This design comes from an exercise in tuning for a short achievable clock period and few clock cycles on the open sky130 flow, not from production work. In this exercise RTL edits were held to simulation tests only and were not proved equivalent to the original. Not every run is shown, and edits may drop behaviour that the tests do not exercise.

==> flow/design.v <==
package common_pkg;
    parameter INSTRUCTION_WIDTH                 = 32;
    parameter RISC_V_DATA_WIDTH                 = 64;
    parameter REGISTER_FILE_NUM                 = 32;
    parameter REGISTER_FILE_ADDRESS_WIDTH       = 5;
    parameter INSTRUCTION_MEMORY_DEPTH          = 256;
    parameter INSTRUCTION_MEMORY_ADDRESS_WIDTH  = 8;
    parameter DATA_MEMORY_ADDRESS_WIDTH = 9;
    parameter DATA_MEMORY_ROM_DEPTH = 256;
    parameter DATA_MEMORY_RAM_DEPTH = 256;
    typedef enum logic [2:0] {
        AND = 3'b000,
        OR  = 3'b001,
        ADD = 3'b010,
        SUB = 3'b110
    } ALU_ctrl_t;
    typedef enum logic [6:0] {
        LOAD    = 7'b0000011,
        STORE   = 7'b0100011,
        ARITH   = 7'b0110011,
        BRANCH  = 7'b1100011
    } opcode_t;
endpackage
import common_pkg::*;
module register_file (
    input  logic                                       clk,
    input  logic                                       rst,
    input  logic [REGISTER_FILE_ADDRESS_WIDTH - 1 : 0] reg_num_r0,
    input  logic [REGISTER_FILE_ADDRESS_WIDTH - 1 : 0] reg_num_r1,
    input  logic [REGISTER_FILE_ADDRESS_WIDTH - 1 : 0] reg_num_w,
    output logic [RISC_V_DATA_WIDTH - 1 : 0]           r_data_0,
    output logic [RISC_V_DATA_WIDTH - 1 : 0]           r_data_1,
    input  logic [RISC_V_DATA_WIDTH - 1 : 0]           w_data,
    input  logic                                       ctrl_reg_w,
    output logic [15:0]                                debug
);
    logic [RISC_V_DATA_WIDTH - 1 : 0] RF [0 : REGISTER_FILE_NUM - 1];
    assign r_data_0 = RF[reg_num_r0];
    assign r_data_1 = RF[reg_num_r1];
    assign debug    = RF[31][15:0];
    always_ff @(posedge clk or posedge rst) begin
        if (rst) begin
            for (int i = 0; i < REGISTER_FILE_NUM; i = i + 1) RF[i] <= RISC_V_DATA_WIDTH'('b0);
        end else if (ctrl_reg_w) begin
            RF[reg_num_w] <= w_data;
        end
    end
endmodule
import common_pkg::*;
module top (
    clk,
    rst,
    imem_addr,
    imem_data,
    dmem_addr,
    dmem_wdata,
    dmem_we,
    dmem_re,
    dmem_rdata,
    debug
);
input   logic           clk;
input   logic           rst;
output  logic [INSTRUCTION_MEMORY_ADDRESS_WIDTH - 1 : 0] imem_addr;
input   logic [INSTRUCTION_WIDTH - 1 : 0]                imem_data;
output  logic [DATA_MEMORY_ADDRESS_WIDTH - 1 : 0]        dmem_addr;
output  logic [RISC_V_DATA_WIDTH - 1 : 0]                dmem_wdata;
output  logic                                            dmem_we;
output  logic                                            dmem_re;
input   logic [RISC_V_DATA_WIDTH - 1 : 0]                dmem_rdata;
output  logic [15:0]    debug;
localparam logic [6:0] OP_LOAD = 7'b0000011, OP_STORE = 7'b0100011,
                       OP_ARITH = 7'b0110011, OP_BRANCH = 7'b1100011;
logic [7:0]  pc;             
logic        d_valid;        
logic [4:0]  d_rd;
logic        d_ld, d_st, d_wen;
logic        d_arith;        
logic        d_sub;
logic        d_or;
logic [8:0]  d_imm;          
logic        d_check;        
logic        d_pred;         
logic [7:0]  d_alt;          
logic [63:0] d_r1, d_r2;     
logic        d_fx1, d_fx2;   
logic        d_fw1, d_fw2;   
logic        x_ld, x_st, x_wen;
logic        x_ldsel;        
logic        x_arith;
logic        x_cin;
logic [4:0]  x_rd;
logic [63:0] x_a, x_bx;      
logic [63:0] x_lg;           
logic [8:0]  x_addr;
logic [63:0] x_wdata;
logic        w_en;           
logic [4:0]  w_rd;
logic [63:0] w_val;
wire [31:0] f_ir   = imem_data;
wire [6:0]  f_opc  = f_ir[6:0];
wire [4:0]  f_rs1  = f_ir[19:15];
wire [4:0]  f_rs2  = f_ir[24:20];
wire [2:0]  f_f3   = f_ir[14:12];
wire [6:0]  f_f7   = f_ir[31:25];
wire        f_ld   = (f_opc == OP_LOAD);
wire        f_st   = (f_opc == OP_STORE);
wire        f_ar   = (f_opc == OP_ARITH);
wire        f_br   = (f_opc == OP_BRANCH);
wire        f_add  = (f_f7 == 7'b0000000) && (f_f3 == 3'b000);
wire        f_sub  = (f_f7 == 7'b0100000) && (f_f3 == 3'b000);
wire        f_or   = (f_f7 == 7'b0000000) && (f_f3 == 3'b110);
wire        f_same = (f_rs1 == f_rs2);
wire        f_pred = f_br & (f_same | f_ir[31]);
wire [7:0]  f_seq  = pc + 8'd1;
wire [7:0]  f_tgt  = pc + {f_ir[27:25], f_ir[11:8], 1'b0};
wire f_fx1 = d_valid & d_wen & (d_rd == f_rs1);
wire f_fx2 = d_valid & d_wen & (d_rd == f_rs2);
wire f_fw1 = x_wen & (x_rd == f_rs1);
wire f_fw2 = x_wen & (x_rd == f_rs2);
wire [64:0] x_sum65 = {x_a, 1'b1} + {x_bx, x_cin};
wire [63:0] x_sum   = x_sum65[64:1];
wire [63:0] x_alu   = x_arith ? x_sum : x_lg;
wire [63:0] x_res   = x_ldsel ? dmem_rdata : x_alu;
assign imem_addr  = pc;
assign dmem_addr  = x_addr;
assign dmem_wdata = x_wdata;
assign dmem_we    = x_st;
assign dmem_re    = x_ld;
logic [63:0] rf1, rf2;
register_file register_file (
    .clk(clk),
    .rst(rst),
    .reg_num_r0(f_rs1),
    .reg_num_r1(f_rs2),
    .reg_num_w(x_rd),
    .r_data_0(rf1),
    .r_data_1(rf2),
    .w_data(x_res),
    .ctrl_reg_w(x_wen),
    .debug(debug));
wire [63:0] b1 = d_fw1 ? w_val : d_r1;    
wire [63:0] b2 = d_fw2 ? w_val : d_r2;
wire [63:0] v1 = d_fx1 ? x_res : b1;
wire [63:0] v2 = d_fx2 ? x_res : b2;
wire [63:0] z    = d_fx1 ? b2 : b1;
wire [63:0] k    = x_a ^ x_bx ^ z;
wire [62:0] co   = (x_a[62:0] & x_bx[62:0]) | (x_a[62:0] & k[62:0]) | (x_bx[62:0] & k[62:0]);
wire        e_sum = (k[0] == x_cin) && (co == k[63:1]);
wire        e_x  = x_ldsel ? (dmem_rdata == z) : (x_arith ? e_sum : (x_lg == z));
wire        e_0  = (b1 == b2);
wire        d_eq = (d_fx1 | d_fx2) ? e_x : e_0;
wire        d_misp = d_valid & d_check & (d_eq ^ d_pred);
always_ff @(posedge clk or posedge rst) begin
    if (rst) begin
        pc      <= 8'd0;
        d_valid <= 1'b0;
        x_ld    <= 1'b0;
        x_st    <= 1'b0;
        x_wen   <= 1'b0;
        w_en    <= 1'b0;
    end else begin
        pc      <= d_misp ? d_alt : (f_pred ? f_tgt : f_seq);
        d_valid <= ~d_misp;
        x_ld    <= d_valid & d_ld;
        x_st    <= d_valid & d_st;
        x_wen   <= d_valid & d_wen;
        w_en    <= x_wen;
    end
end
always_ff @(posedge clk) begin
    d_rd    <= f_ir[11:7];
    d_ld    <= f_ld;
    d_st    <= f_st;
    d_wen   <= f_ld | f_ar;
    d_arith <= f_add | f_sub;
    d_sub   <= f_sub;
    d_or    <= f_or;
    d_imm   <= f_st ? {f_ir[28:25], f_ir[11:7]} : f_ir[28:20];
    d_check <= f_br & ~f_same;
    d_pred  <= f_pred;
    d_alt   <= f_pred ? f_seq : f_tgt;
    d_r1    <= rf1;
    d_r2    <= rf2;
    d_fx1   <= f_fx1;
    d_fx2   <= f_fx2;
    d_fw1   <= f_fw1 & ~f_fx1;
    d_fw2   <= f_fw2 & ~f_fx2;
    x_rd    <= d_rd;
    x_ldsel <= d_ld;
    x_arith <= d_arith;
    x_cin   <= d_sub;
    x_a     <= v1;
    x_bx    <= d_sub ? ~v2 : v2;
    x_lg    <= d_or ? (v1 | v2) : (v1 & v2);
    x_addr  <= v1[8:0] + d_imm;
    x_wdata <= v2;
    w_rd    <= x_rd;
    w_val   <= x_res;
end
endmodule
==> flow/flow/run.sh <==
#!/bin/bash
# The standard layout (standard.sh, with the standard synthesis unchanged), except:
#  - timing repair aims for more setup slack than the 13.5 ns clock needs, so that the
#    achieved period shrinks;
#  - every input and output port still gets its own buffer, but a plain buffer
#    (buf_4, which the resizer may resize) instead of the default delay cell.
set -euo pipefail
export SETUP_SLACK_MARGIN="${OWN_SETUP_MARGIN:-9}"
export BUFFER_PORTS_ARGS="-buffer_cell sky130_fd_sc_hd__buf_4"
bash standard.sh > standard_flow.log 2>&1
==> flow/standard.sh <==
#!/bin/bash
# synth_recipe.tcl (not shown) runs the flow's synth.tcl, then flattens the netlist and writes it again
# the make line also repeats each setting of config.mk as NAME=value (left out here)
make -C /OpenROAD-flow-scripts/flow DESIGN_CONFIG=/design/flow/config.mk WORK_HOME=/design/flow/orfs CLKGATE_MAP_FILE= SYNTH_SCRIPT=/design/flow/synth_recipe.tcl "${@:-finish}"
==> flow/config.mk <==
export PLATFORM = sky130hd
export DESIGN_NAME = top
export DESIGN_NICKNAME = top
export VERILOG_FILES = /design/flow/design.v
export SDC_FILE = /design/flow/constraint.sdc
export NUM_CORES = 4
export LEC_CHECK = 0
export CAP_MARGIN = 20
export CORE_MARGIN = 2
export CORE_UTILIZATION = 30
export PLACE_DENSITY = 0.4
export SLEW_MARGIN = 20
==> flow/constraint.sdc <==
create_clock -name core_clock -period 13.5 [get_ports {clk}]
set_input_delay 2.7000 -clock core_clock [delete_from_list [all_inputs] [get_ports {clk}]]
set_output_delay 2.7000 -clock core_clock [all_outputs]
set_load 0.01 [all_outputs]
Run 1, where the registers sit:
Other sequential cells in the stronger grey, the rest of the logic in the fainter grey.
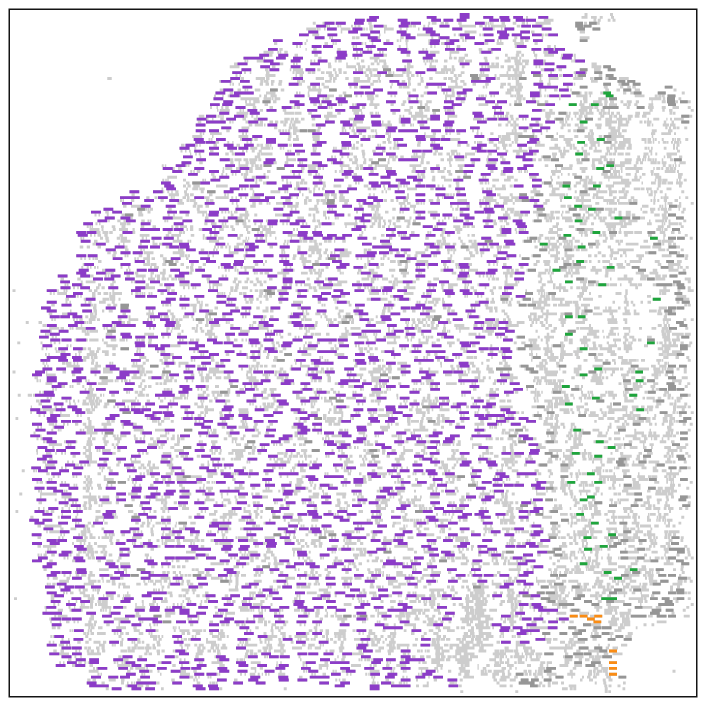
Key: register_file.RF = purple [sequential cells 2,048]; x_lg = green [sequential cells 64]; d_imm = orange [sequential cells 9, where south-east]
Another 438 sequential cells are not coloured.
FF+latch area: 61,600 sq um
Final Core Density: 35.52%
Seq area share: 42.74%

Run 1, metal layers overlaid:
Scale bar: 200 microns. Only two layers are drawn.
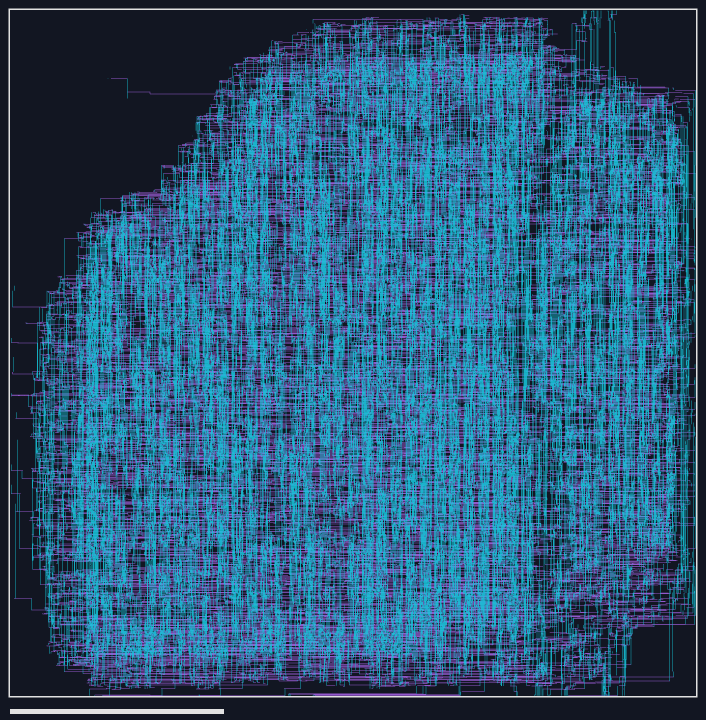
Key: met2 = cyan [wire length 335 mm]; met1 = purple [wire length 312 mm]
routed length per instance: 43.58 microns
Total GRT Usage: 37.43%
routed wire length: 801.6 mm
via count: 119,300

==> out/metrics.csv, run 1 <==
stage,metric,value,unit
grt,grt_max_degree,163,
drt,drc,0,
clock_tree,root_buffer,clkbuf_16,
drt,m1WireLength,312.0,mm
yosys,synth-compound-area-share,26.56,%
yosys,synthCells,12900,
run_status,status,"complete, no violations",
final_layout,final-clk-cell-share,7.534,%
critical_path,cp.depth,9,
yosys,syn_avg_cell_area,9.472,sq um
timing,layout_setup_ws,8.817,ns
final_layout,drive_above_1_share,12.25,%
drt,first_pass_iters,12,
clock_tree,clkTransAtPathRegs,0.06,ns
floorplanning,die_x,642.1,microns
final_layout,fin_nets,12890,
yosys,synth-seq-cells,2559,
grt,grt_pass1_wl,1060,mm
yosys,yosysTopAreaCellShare,42.21,%
critical_path,r2r_slack,8.93,ns
yosys,synthXorXnorAreaFrac,3.048,%
final_layout,diodes,56,
grt,gr-total-overflow,0,
timing,rsz0062_at_grt,true,
final_layout,bufAreaShareNonClock,4.499,%
critical_path,cp_slowest_stage_delay,0.61,ns
final_layout,n_all_inverters,171,
timing,fmax,0.2136,GHz
grt,met1_usage,47.56,%
placement,dp_hpwl,462.0,mm
critical_path,worstReg2RegEnd,x_bx[38],
yosys,ys_types,82,
final_layout,multi_input_comb_cells,8951,
yosys,yosysSeqAreaShare,50.39,%
critical_path,crit_arrival,5.51,ns
critical_path,crit_buf_inv,3,
floorplanning,ios,197,
final_layout,multi_input_area_share,39.96,%
Testbench counts for the RTL of run 1, summed over its fixed seeds: cycles 15,899.
Run 1, cell density map:
The die is cut into 32 by 32 equal tiles; dark purple is low, yellow is high, 0 to 100% covered.
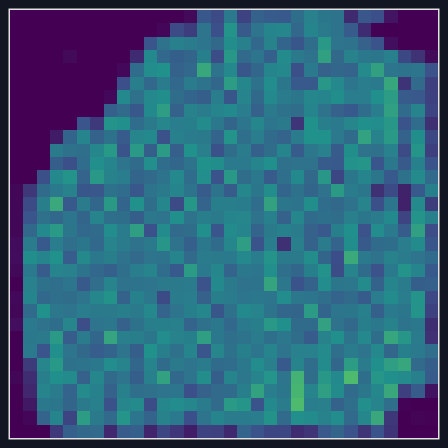
The emptiest ninth of the die: north-west. 12% of the tiles are nearly empty. The fullest tile reaches 68%. The mean over all tiles is 33%.
core area: 405,800 sq um
starting density of the core: 30.10%

==> run 1: timing repair <==
action | in CTS | in global routing
pin swaps | 38 | 18
gates cloned | 8 | 6
hold buffers | 0 | 0
hold endpoints to repair | 0 | 0
resized for setup | 262 | 123
buffers inserted | 68 | 30
endpoints found under the setup margin | 1349 | 879
==> run 1: flip-flops by register name, indices dropped and copies added, names as in the netlist, 5 cells and up <==
signal / count
register_file.RF: 2048
d_r1: 64
d_r2: 64
w_val: 64
x_a: 64
x_bx: 64
x_lg: 64
x_wdata: 64
d_imm: 9
x_addr: 9
d_alt: 8
pc: 8
d_rd: 5
x_rd: 5
==> run 1: cell usage after synthesis (all sizes together), types with 13 or more instances <==
cell,instances
a211oi,21
a21boi,13
a21o,46
a21oi,370
a221oi,656
a222oi,13
a22o,650
a22oi,646
and2,26
buf,103
clkbuf,1114
dfrtp,2060
dfxtp,499
fa,66
ha,79
inv,169
maj3,32
mux2,45
mux2i,243
nand2,2236
nand2b,30
nand3,174
nand4,311
nor2,205
nor2b,34
nor3,46
nor4,55
o211ai,14
o21a,18
o21ai,2168
o21bai,17
o22ai,28
o2bb2ai,13
o31ai,14
o32a,128
xnor2,203
xor2,222
Run 1, CTS result over the die:
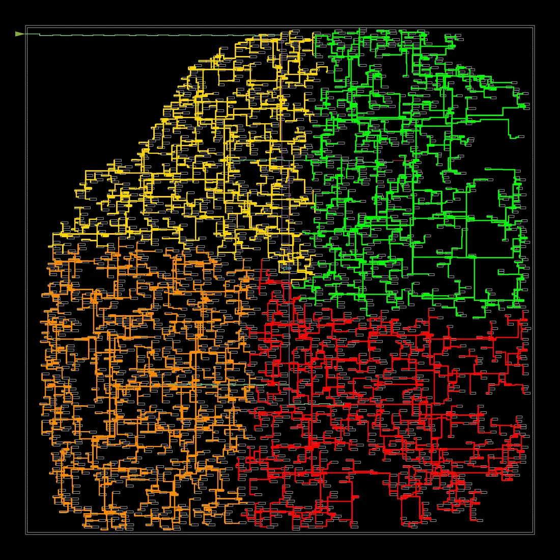

## Run 2: what changed since run 1
--- a/flow/design.v
+++ b/flow/design.v
@@ -83,8 +83,9 @@
 logic        d_pred;         
 logic [7:0]  d_alt;          
 logic [63:0] d_r1, d_r2;     
-logic        d_fx1, d_fx2;   
-logic        d_fw1, d_fw2;   
+logic        d_fx1, d_fw1, d_fv1, d_fr1;
+logic        d_fx2, d_fw2, d_fv2, d_fr2;
+logic        d_zw, d_zv, d_zr1, d_zr2;
 logic        x_ld, x_st, x_wen;
 logic        x_ldsel;        
 logic        x_arith;
@@ -97,6 +98,9 @@
 logic        w_en;           
 logic [4:0]  w_rd;
 logic [63:0] w_val;
+logic        w2_en;          
+logic [4:0]  w2_rd;
+logic [63:0] w2_val;
 wire [31:0] f_ir   = imem_data;
 wire [6:0]  f_opc  = f_ir[6:0];
 wire [4:0]  f_rs1  = f_ir[19:15];
@@ -118,6 +122,14 @@
 wire f_fx2 = d_valid & d_wen & (d_rd == f_rs2);
 wire f_fw1 = x_wen & (x_rd == f_rs1);
 wire f_fw2 = x_wen & (x_rd == f_rs2);
+wire f_fv1 = w_en & (w_rd == f_rs1);
+wire f_fv2 = w_en & (w_rd == f_rs2);
+wire f_s1w = ~f_fx1 & f_fw1;
+wire f_s1v = ~f_fx1 & ~f_fw1 & f_fv1;
+wire f_s1r = ~f_fx1 & ~f_fw1 & ~f_fv1;
+wire f_s2w = ~f_fx2 & f_fw2;
+wire f_s2v = ~f_fx2 & ~f_fw2 & f_fv2;
+wire f_s2r = ~f_fx2 & ~f_fw2 & ~f_fv2;
 wire [64:0] x_sum65 = {x_a, 1'b1} + {x_bx, x_cin};
 wire [63:0] x_sum   = x_sum65[64:1];
 wire [63:0] x_alu   = x_arith ? x_sum : x_lg;
@@ -133,17 +145,18 @@
     .rst(rst),
     .reg_num_r0(f_rs1),
     .reg_num_r1(f_rs2),
-    .reg_num_w(x_rd),
+    .reg_num_w(w_rd),
     .r_data_0(rf1),
     .r_data_1(rf2),
-    .w_data(x_res),
-    .ctrl_reg_w(x_wen),
+    .w_data(w_val),
+    .ctrl_reg_w(w_en),
     .debug(debug));
-wire [63:0] b1 = d_fw1 ? w_val : d_r1;    
-wire [63:0] b2 = d_fw2 ? w_val : d_r2;
-wire [63:0] v1 = d_fx1 ? x_res : b1;
-wire [63:0] v2 = d_fx2 ? x_res : b2;
-wire [63:0] z    = d_fx1 ? b2 : b1;
+wire [63:0] b1 = ({64{d_fw1}} & w_val) | ({64{d_fv1}} & w2_val) | ({64{d_fr1}} & d_r1);
+wire [63:0] b2 = ({64{d_fw2}} & w_val) | ({64{d_fv2}} & w2_val) | ({64{d_fr2}} & d_r2);
+wire [63:0] v1 = ({64{d_fx1}} & x_res) | b1;
+wire [63:0] v2 = ({64{d_fx2}} & x_res) | b2;
+wire [63:0] z    = ({64{d_zw}} & w_val) | ({64{d_zv}} & w2_val) |
+                   ({64{d_zr1}} & d_r1) | ({64{d_zr2}} & d_r2);
 wire [63:0] k    = x_a ^ x_bx ^ z;
 wire [62:0] co   = (x_a[62:0] & x_bx[62:0]) | (x_a[62:0] & k[62:0]) | (x_bx[62:0] & k[62:0]);
 wire        e_sum = (k[0] == x_cin) && (co == k[63:1]);
@@ -159,6 +172,7 @@
         x_st    <= 1'b0;
         x_wen   <= 1'b0;
         w_en    <= 1'b0;
+        w2_en   <= 1'b0;
     end else begin
         pc      <= d_misp ? d_alt : (f_pred ? f_tgt : f_seq);
         d_valid <= ~d_misp;
@@ -166,6 +180,7 @@
         x_st    <= d_valid & d_st;
         x_wen   <= d_valid & d_wen;
         w_en    <= x_wen;
+        w2_en   <= w_en;
     end
 end
 always_ff @(posedge clk) begin
@@ -183,9 +198,17 @@
     d_r1    <= rf1;
     d_r2    <= rf2;
     d_fx1   <= f_fx1;
+    d_fw1   <= f_s1w;
+    d_fv1   <= f_s1v;
+    d_fr1   <= f_s1r;
     d_fx2   <= f_fx2;
-    d_fw1   <= f_fw1 & ~f_fx1;
-    d_fw2   <= f_fw2 & ~f_fx2;
+    d_fw2   <= f_s2w;
+    d_fv2   <= f_s2v;
+    d_fr2   <= f_s2r;
+    d_zw    <= f_fx1 ? f_s2w : f_s1w;
+    d_zv    <= f_fx1 ? f_s2v : f_s1v;
+    d_zr1   <= ~f_fx1 & f_s1r;
+    d_zr2   <= f_fx1 & f_s2r;
     x_rd    <= d_rd;
     x_ldsel <= d_ld;
     x_arith <= d_arith;
@@ -197,5 +220,7 @@
     x_wdata <= v2;
     w_rd    <= x_rd;
     w_val   <= x_res;
+    w2_rd   <= w_rd;
+    w2_val  <= w_val;
 end
 endmodule
==> flow/flow/run.sh (replaced) <==
#!/bin/bash
# The standard layout (standard.sh, with the standard synthesis unchanged), except:
#  - timing repair aims for more setup slack than the 13.5 ns clock needs, so that the
#    achieved period shrinks;
#  - every input and output port still gets its own buffer, but a plain buffer
#    (buf_4, which the resizer may resize) instead of the default delay cell;
#  - after global routing, antennas are repaired once more with a ratio margin.
# ORFS writes each step's full log under orfs/logs/; make's own output goes to
# standard_flow.log here.
set -euo pipefail
export SETUP_SLACK_MARGIN="${OWN_SETUP_MARGIN:-9.2}"
export BUFFER_PORTS_ARGS="-buffer_cell sky130_fd_sc_hd__buf_4"
export POST_GLOBAL_ROUTE_TCL="$PWD/flow/antenna_margin.tcl"
bash standard.sh > standard_flow.log 2>&1
==> flow/flow/antenna_margin.tcl (new file) <==
# Sourced after global routing (POST_GLOBAL_ROUTE_TCL): repair antennas once more with a
# ratio margin, so that fewer antenna violations are left for the loop of repairs and
# full re-routes after detailed routing.
repair_antennas -ratio_margin 20 -iterations 3
check_antennas
Run 2, CTS result over the die:
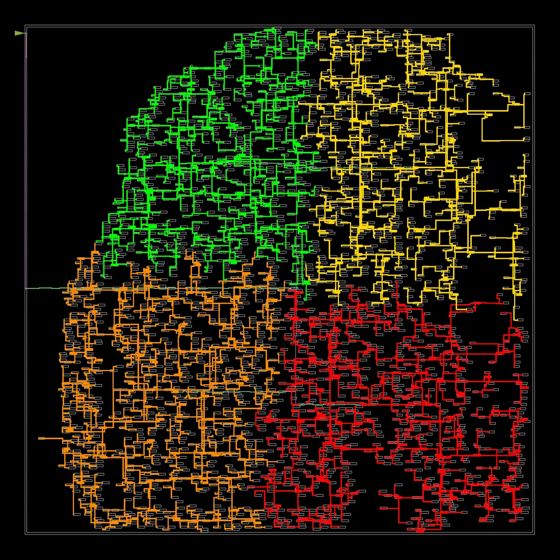
number of buffers created by CTS: 322
clk sinks: 2,637

Run 2, where the registers sit:
Other sequential cells in the stronger grey, the rest of the logic in the fainter grey.
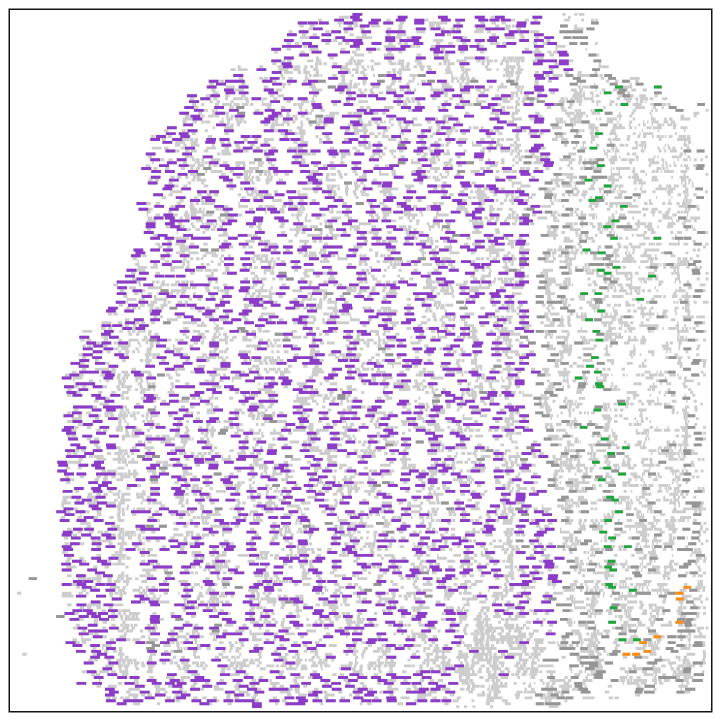
Key: register_file.RF = purple [sequential cells 2,048]; x_lg = green [sequential cells 64, where a column on the right]; d_imm = orange [sequential cells 9, where south-east]
FF+latch area: 63,230 sq um

==> out/metrics.csv, run 2 <==
stage,metric,value,unit,change
critical_path,crit_arrival,5.32,ns,was 5.51 ns
run_status,status,"complete, no violations",,unchanged
drt,vias,113500,,"was 119,300"
grt,grtUsageTotal,35.65,%,was 37.43%
placement,dp_hpwl,453.0,mm,was 462.0 mm
floorplanning,start_util,30.09,%,was 30.10%
yosys,synthTopCellsByCount,"dfrtp_1, mux2_2, clkbuf_1",,"was nand2_1, o21ai_0, dfrtp_1"
clock_tree,postCtsSetupBuffers,98,,was 68
timing,layout_setup_ws,9.034,ns,was 8.817 ns
yosys,syn_avg_cell_area,11.91,sq um,was 9.472 sq um
drt,first_pass_iters,15,,was 12
critical_path,r2r_slack,9.03,ns,was 8.93 ns
yosys,synth-seq-cells,2637,,"was 2,559"
final_layout,fin_nets,10950,,"was 12,890"
drt,drt-wirelength-per-cell,47.90,microns,was 43.58 microns
grt,gr-total-overflow,0,,unchanged
final_layout,top_register,register_file.RF,,unchanged
drt,drt-total-wl,799.8,mm,was 801.6 mm
final_layout,syn2layout_area_growth,18.28,%,was 18.01%
grt,grt_max_degree,167,,was 163
floorplanning,die_y,655.5,microns,was 642.1 microns
grt,met1_usage,45.01,%,was 47.56%
floorplanning,core,423100,sq um,"was 405,800 sq um"
critical_path,worstReg2RegEnd,pc[2],,was x_bx[38]
critical_path,crit_buf_inv,2,,was 3
grt,grt_pass1_wl,1050,mm,was 1060 mm
floorplanning,row_count,239,,was 234
yosys,yosysSeqAreaShare,49.56,%,was 50.39%
clock_tree,cts_hold_repair.buffers,0,,unchanged
clock_tree,ctsResizeCount,373,,was 262
floorplanning,ios,197,,unchanged
final_layout,final_util,35.60,%,was 35.52%
yosys,yosysTopAreaCellShare,40.50,%,was 42.21%
critical_path,cp.depth,14,,was 9
drt,m1WireLength,307.2,mm,was 312.0 mm
floorplanning,fp.dieArea,429700,sq um,"was 412,200 sq um"
clock_tree,clkTransAtPathRegs,0.06,ns,about the same
yosys,ys_types,92,,was 82
yosys,synthCells,10690,,"was 12,900"
timing,fmax,0.2239,GHz,was 0.2136 GHz
critical_path,cp_slowest_stage_delay,0.55,ns,was 0.61 ns
Testbench counts for the RTL of run 2, summed over its fixed seeds: cycles 15,899.
==> run 2: cell types whose count changed after synthesis, sizes merged, moves of 99 or more <==
cell	change
a222oi	+103
mux2	+2022
clkbuf	-253
mux2i	-209
nand2	-1869
a21oi	-99
a22oi	+131
o21ai	-2059
==> run 2: final cells by class <==
cell class	instances	share of cell area, %
antenna	63	0.1047
clock buffer	485	6.314
clock inverter	102	0.7709
inverter	200	0.5009
multi-input combinational	6859	40.66
sequential	2637	41.98
tap	5663	4.704
timing repair buffer	689	4.957
==> run 2: cell families after synthesis <==
kind of cell | share of synthesized area [%]
compound gates | 18.56
flops | 49.56
mux | 18.57
simple gates | 4.880
buf+inv | 3.610
xor+xnor | 2.655
fa+ha+maj | 2.170
==> run 2: worst min-delay path by stage <==
stage	start	to	slack, ns
after global placement	d_arith	x_arith	0.32
after floorplan	d_arith	x_arith	0.31
final	d_arith	x_arith	0.35
after detailed placement	d_arith	x_arith	0.33
after CTS	d_arith	x_arith	0.35
Run 2, metal layers overlaid:
Scale bar: 200 microns. Only two layers are drawn.
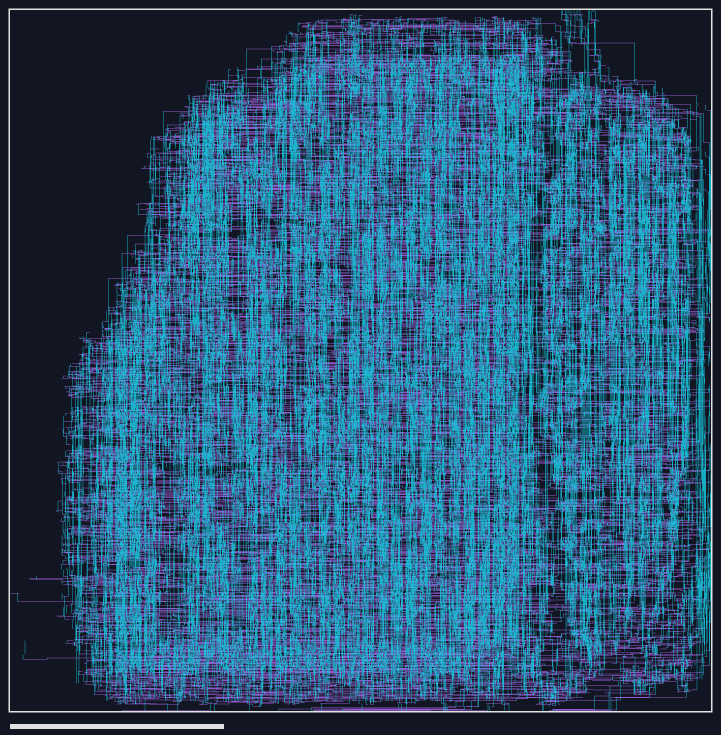

## Run 3: what changed since run 2
--- a/flow/config.mk
+++ b/flow/config.mk
@@ -9,4 +9,4 @@
 export CORE_MARGIN = 2
 export CORE_UTILIZATION = 30
 export PLACE_DENSITY = 0.4
-export SLEW_MARGIN = 20
+export SLEW_MARGIN = 35
Run 3, metal layers overlaid:
Scale bar: 200 microns. Only two layers are drawn.
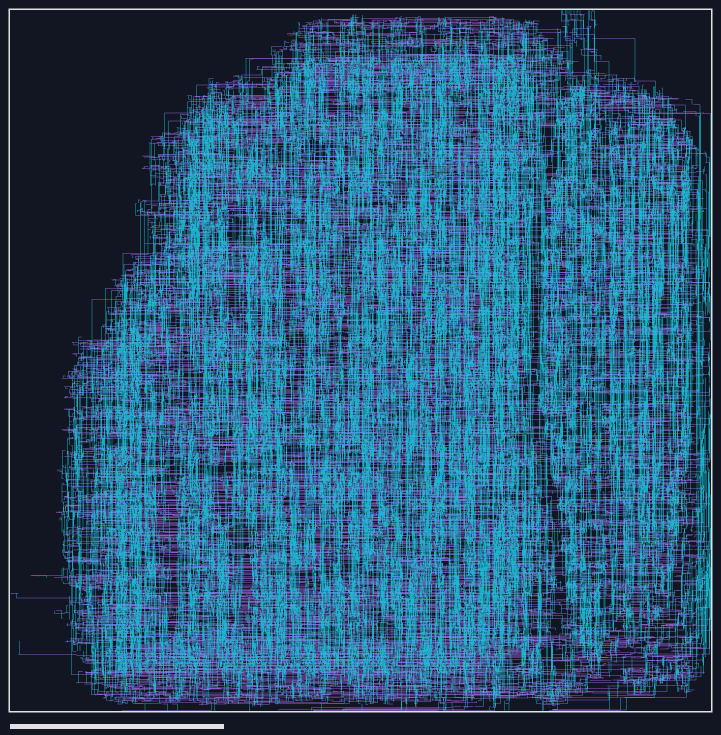
Key: met2 = cyan [wire length 337 mm]; met1 = purple [wire length 304 mm]
via count: 112,800
Total GRT Usage: 35.43%

Run 3, CTS result over the die:
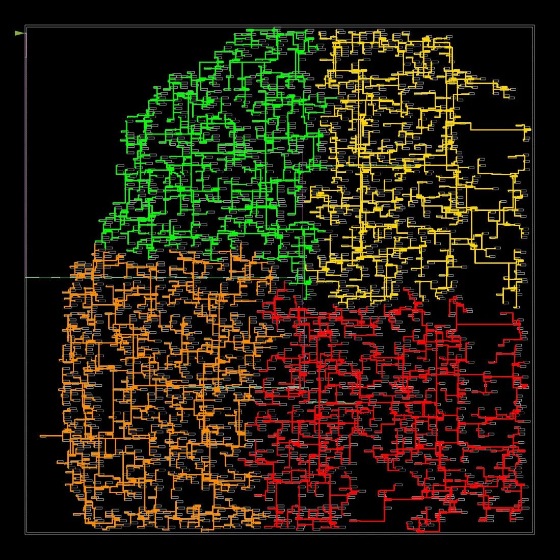
root buffer cell: clkbuf_16
htree depth: 5
Seq cells: 2,637
number of buffers created by CTS: 324

==> out/metrics.csv, run 3 <==
stage,metric,value,unit,change
floorplanning,die_x,655.5,microns,unchanged
final_layout,drive_above_1_share,33.06,%,was 32.87%
floorplanning,fp.dieArea,429700,sq um,unchanged
clock_tree,postCtsSetupBuffers,88,,was 98
final_layout,top_register,register_file.RF,,unchanged
critical_path,crit_arrival,5.42,ns,was 5.32 ns
clock_tree,ctsResizeCount,331,,was 373
placement,dp_hpwl,459.8,mm,was 453.0 mm
yosys,synthTopCellsByCount,"dfrtp_1, mux2_2, clkbuf_1",,unchanged
drt,first_pass_iters,16,,was 15
yosys,syn_avg_cell_area,11.91,sq um,unchanged
critical_path,r2r_slack,8.95,ns,was 9.03 ns
timing,fmax,0.2200,GHz,was 0.2239 GHz
yosys,ys_types,92,,unchanged
floorplanning,core,423100,sq um,unchanged
final_layout,final_util,35.89,%,was 35.60%
clock_tree,clkTransAtPathRegs,0.06,ns,about the same
drt,drt-wirelength-per-cell,47.65,microns,was 47.90 microns
clock_tree,cts_hold_repair.buffers,0,,unchanged
yosys,yosysMostFrequentCell,dfrtp_1,,unchanged
critical_path,cp.depth,14,,unchanged
drt,drt-total-wl,797.3,mm,was 799.8 mm
hold_path,min-delay-start,d_ld,,was d_arith
final_layout,syn2layout_area_growth,19.24,%,was 18.28%
critical_path,cp_slowest_stage_delay,0.65,ns,was 0.55 ns
floorplanning,start_util,30.09,%,unchanged
grt,grt_pass1_wl,1044,mm,was 1050 mm
final_layout,fin_nets,10990,,"was 10,950"
run_status,status,"complete, no violations",,unchanged
## run 3: logic make-up (layout without fill, tap and decap cells)
family / after synthesis / after routing / synth area share [%]
other: 0 / 63 / 0
DFF: 2637 / 2637 / 49.56
muxes: 2101 / 2101 / 18.57
and+or+nand+nor: 1235 / 1237 / 4.880
AOI/OAI and AO/OA: 2946 / 2946 / 18.56
xor gates and xnor gates: 386 / 386 / 2.655
buffers and inverters: 1194 / 1511 / 3.610
adders and majority gates: 190 / 190 / 2.170
## run 3: layer usage
metal | up-vias | share of wire, % | track usage (%)
met2 | 9356 | 42 | 52.02
met1 | 59180 | 38 | 44.63
met4 | 35 | 7.6 | 21.90
met3 | 2624 | 12 | 12.00
met5 | - | 0.082 | 0.4654
li1 | 41590 | - | -
## run 3: area by class of cell
class,instances,area [sq um]
clock inverters,98,1265
diodes,63,157.7
inverters,200,757.0
clock buffers,492,9642
well taps,5663,7086
multi-input cells,6860,61310
flip-flops and latches,2637,63230
repair buffers,721,8399
fillers,41370,271300

[re-timing with driven ports]
How much do the figures lean on ideal ports? The routed layouts below were timed once more, with nothing changed but the port constraints.
Step 1 (the two cells are an assumption about what drives the block):
set clk [get_ports {clk}]
set_driving_cell -lib_cell sky130_fd_sc_hd__clkbuf_16 $clk
set_driving_cell -lib_cell sky130_fd_sc_hd__buf_2 [delete_from_list [all_inputs] $clk]
Step 2 times the ports against the registers' clock, not the clock port: input delays grow and output delays shrink by t, the midpoint of the rising clock arrivals with the driver on.
a / b / c = ideal ports / drivers / drivers and shift; a / b = the first two.
run | shift t [ns] | setup WS [ns] | hold slack, ns | slew at the worst register clock pin (ns) | worst data-port slew with drivers (ns)
run 1 | 1.062 | 8.817 / 8.779 / 7.716 | 0.330 / 0.330 / 0.330 | 0.07 / 0.07 | 0.19
run 2 | 1.082 | 9.034 / 9.016 / 7.934 | 0.346 / 0.346 / 0.346 | 0.07 / 0.07 | 0.15
run 3 | 1.075 | 8.954 / 8.954 / 7.959 | 0.345 / 0.345 / 0.345 | 0.07 / 0.07 | 0.15
After both steps setup and hold are still met in every run listed. The setup slack of run 1, which loses most, moves by -0.038 ns with the drivers and by -1.101 ns with both steps.
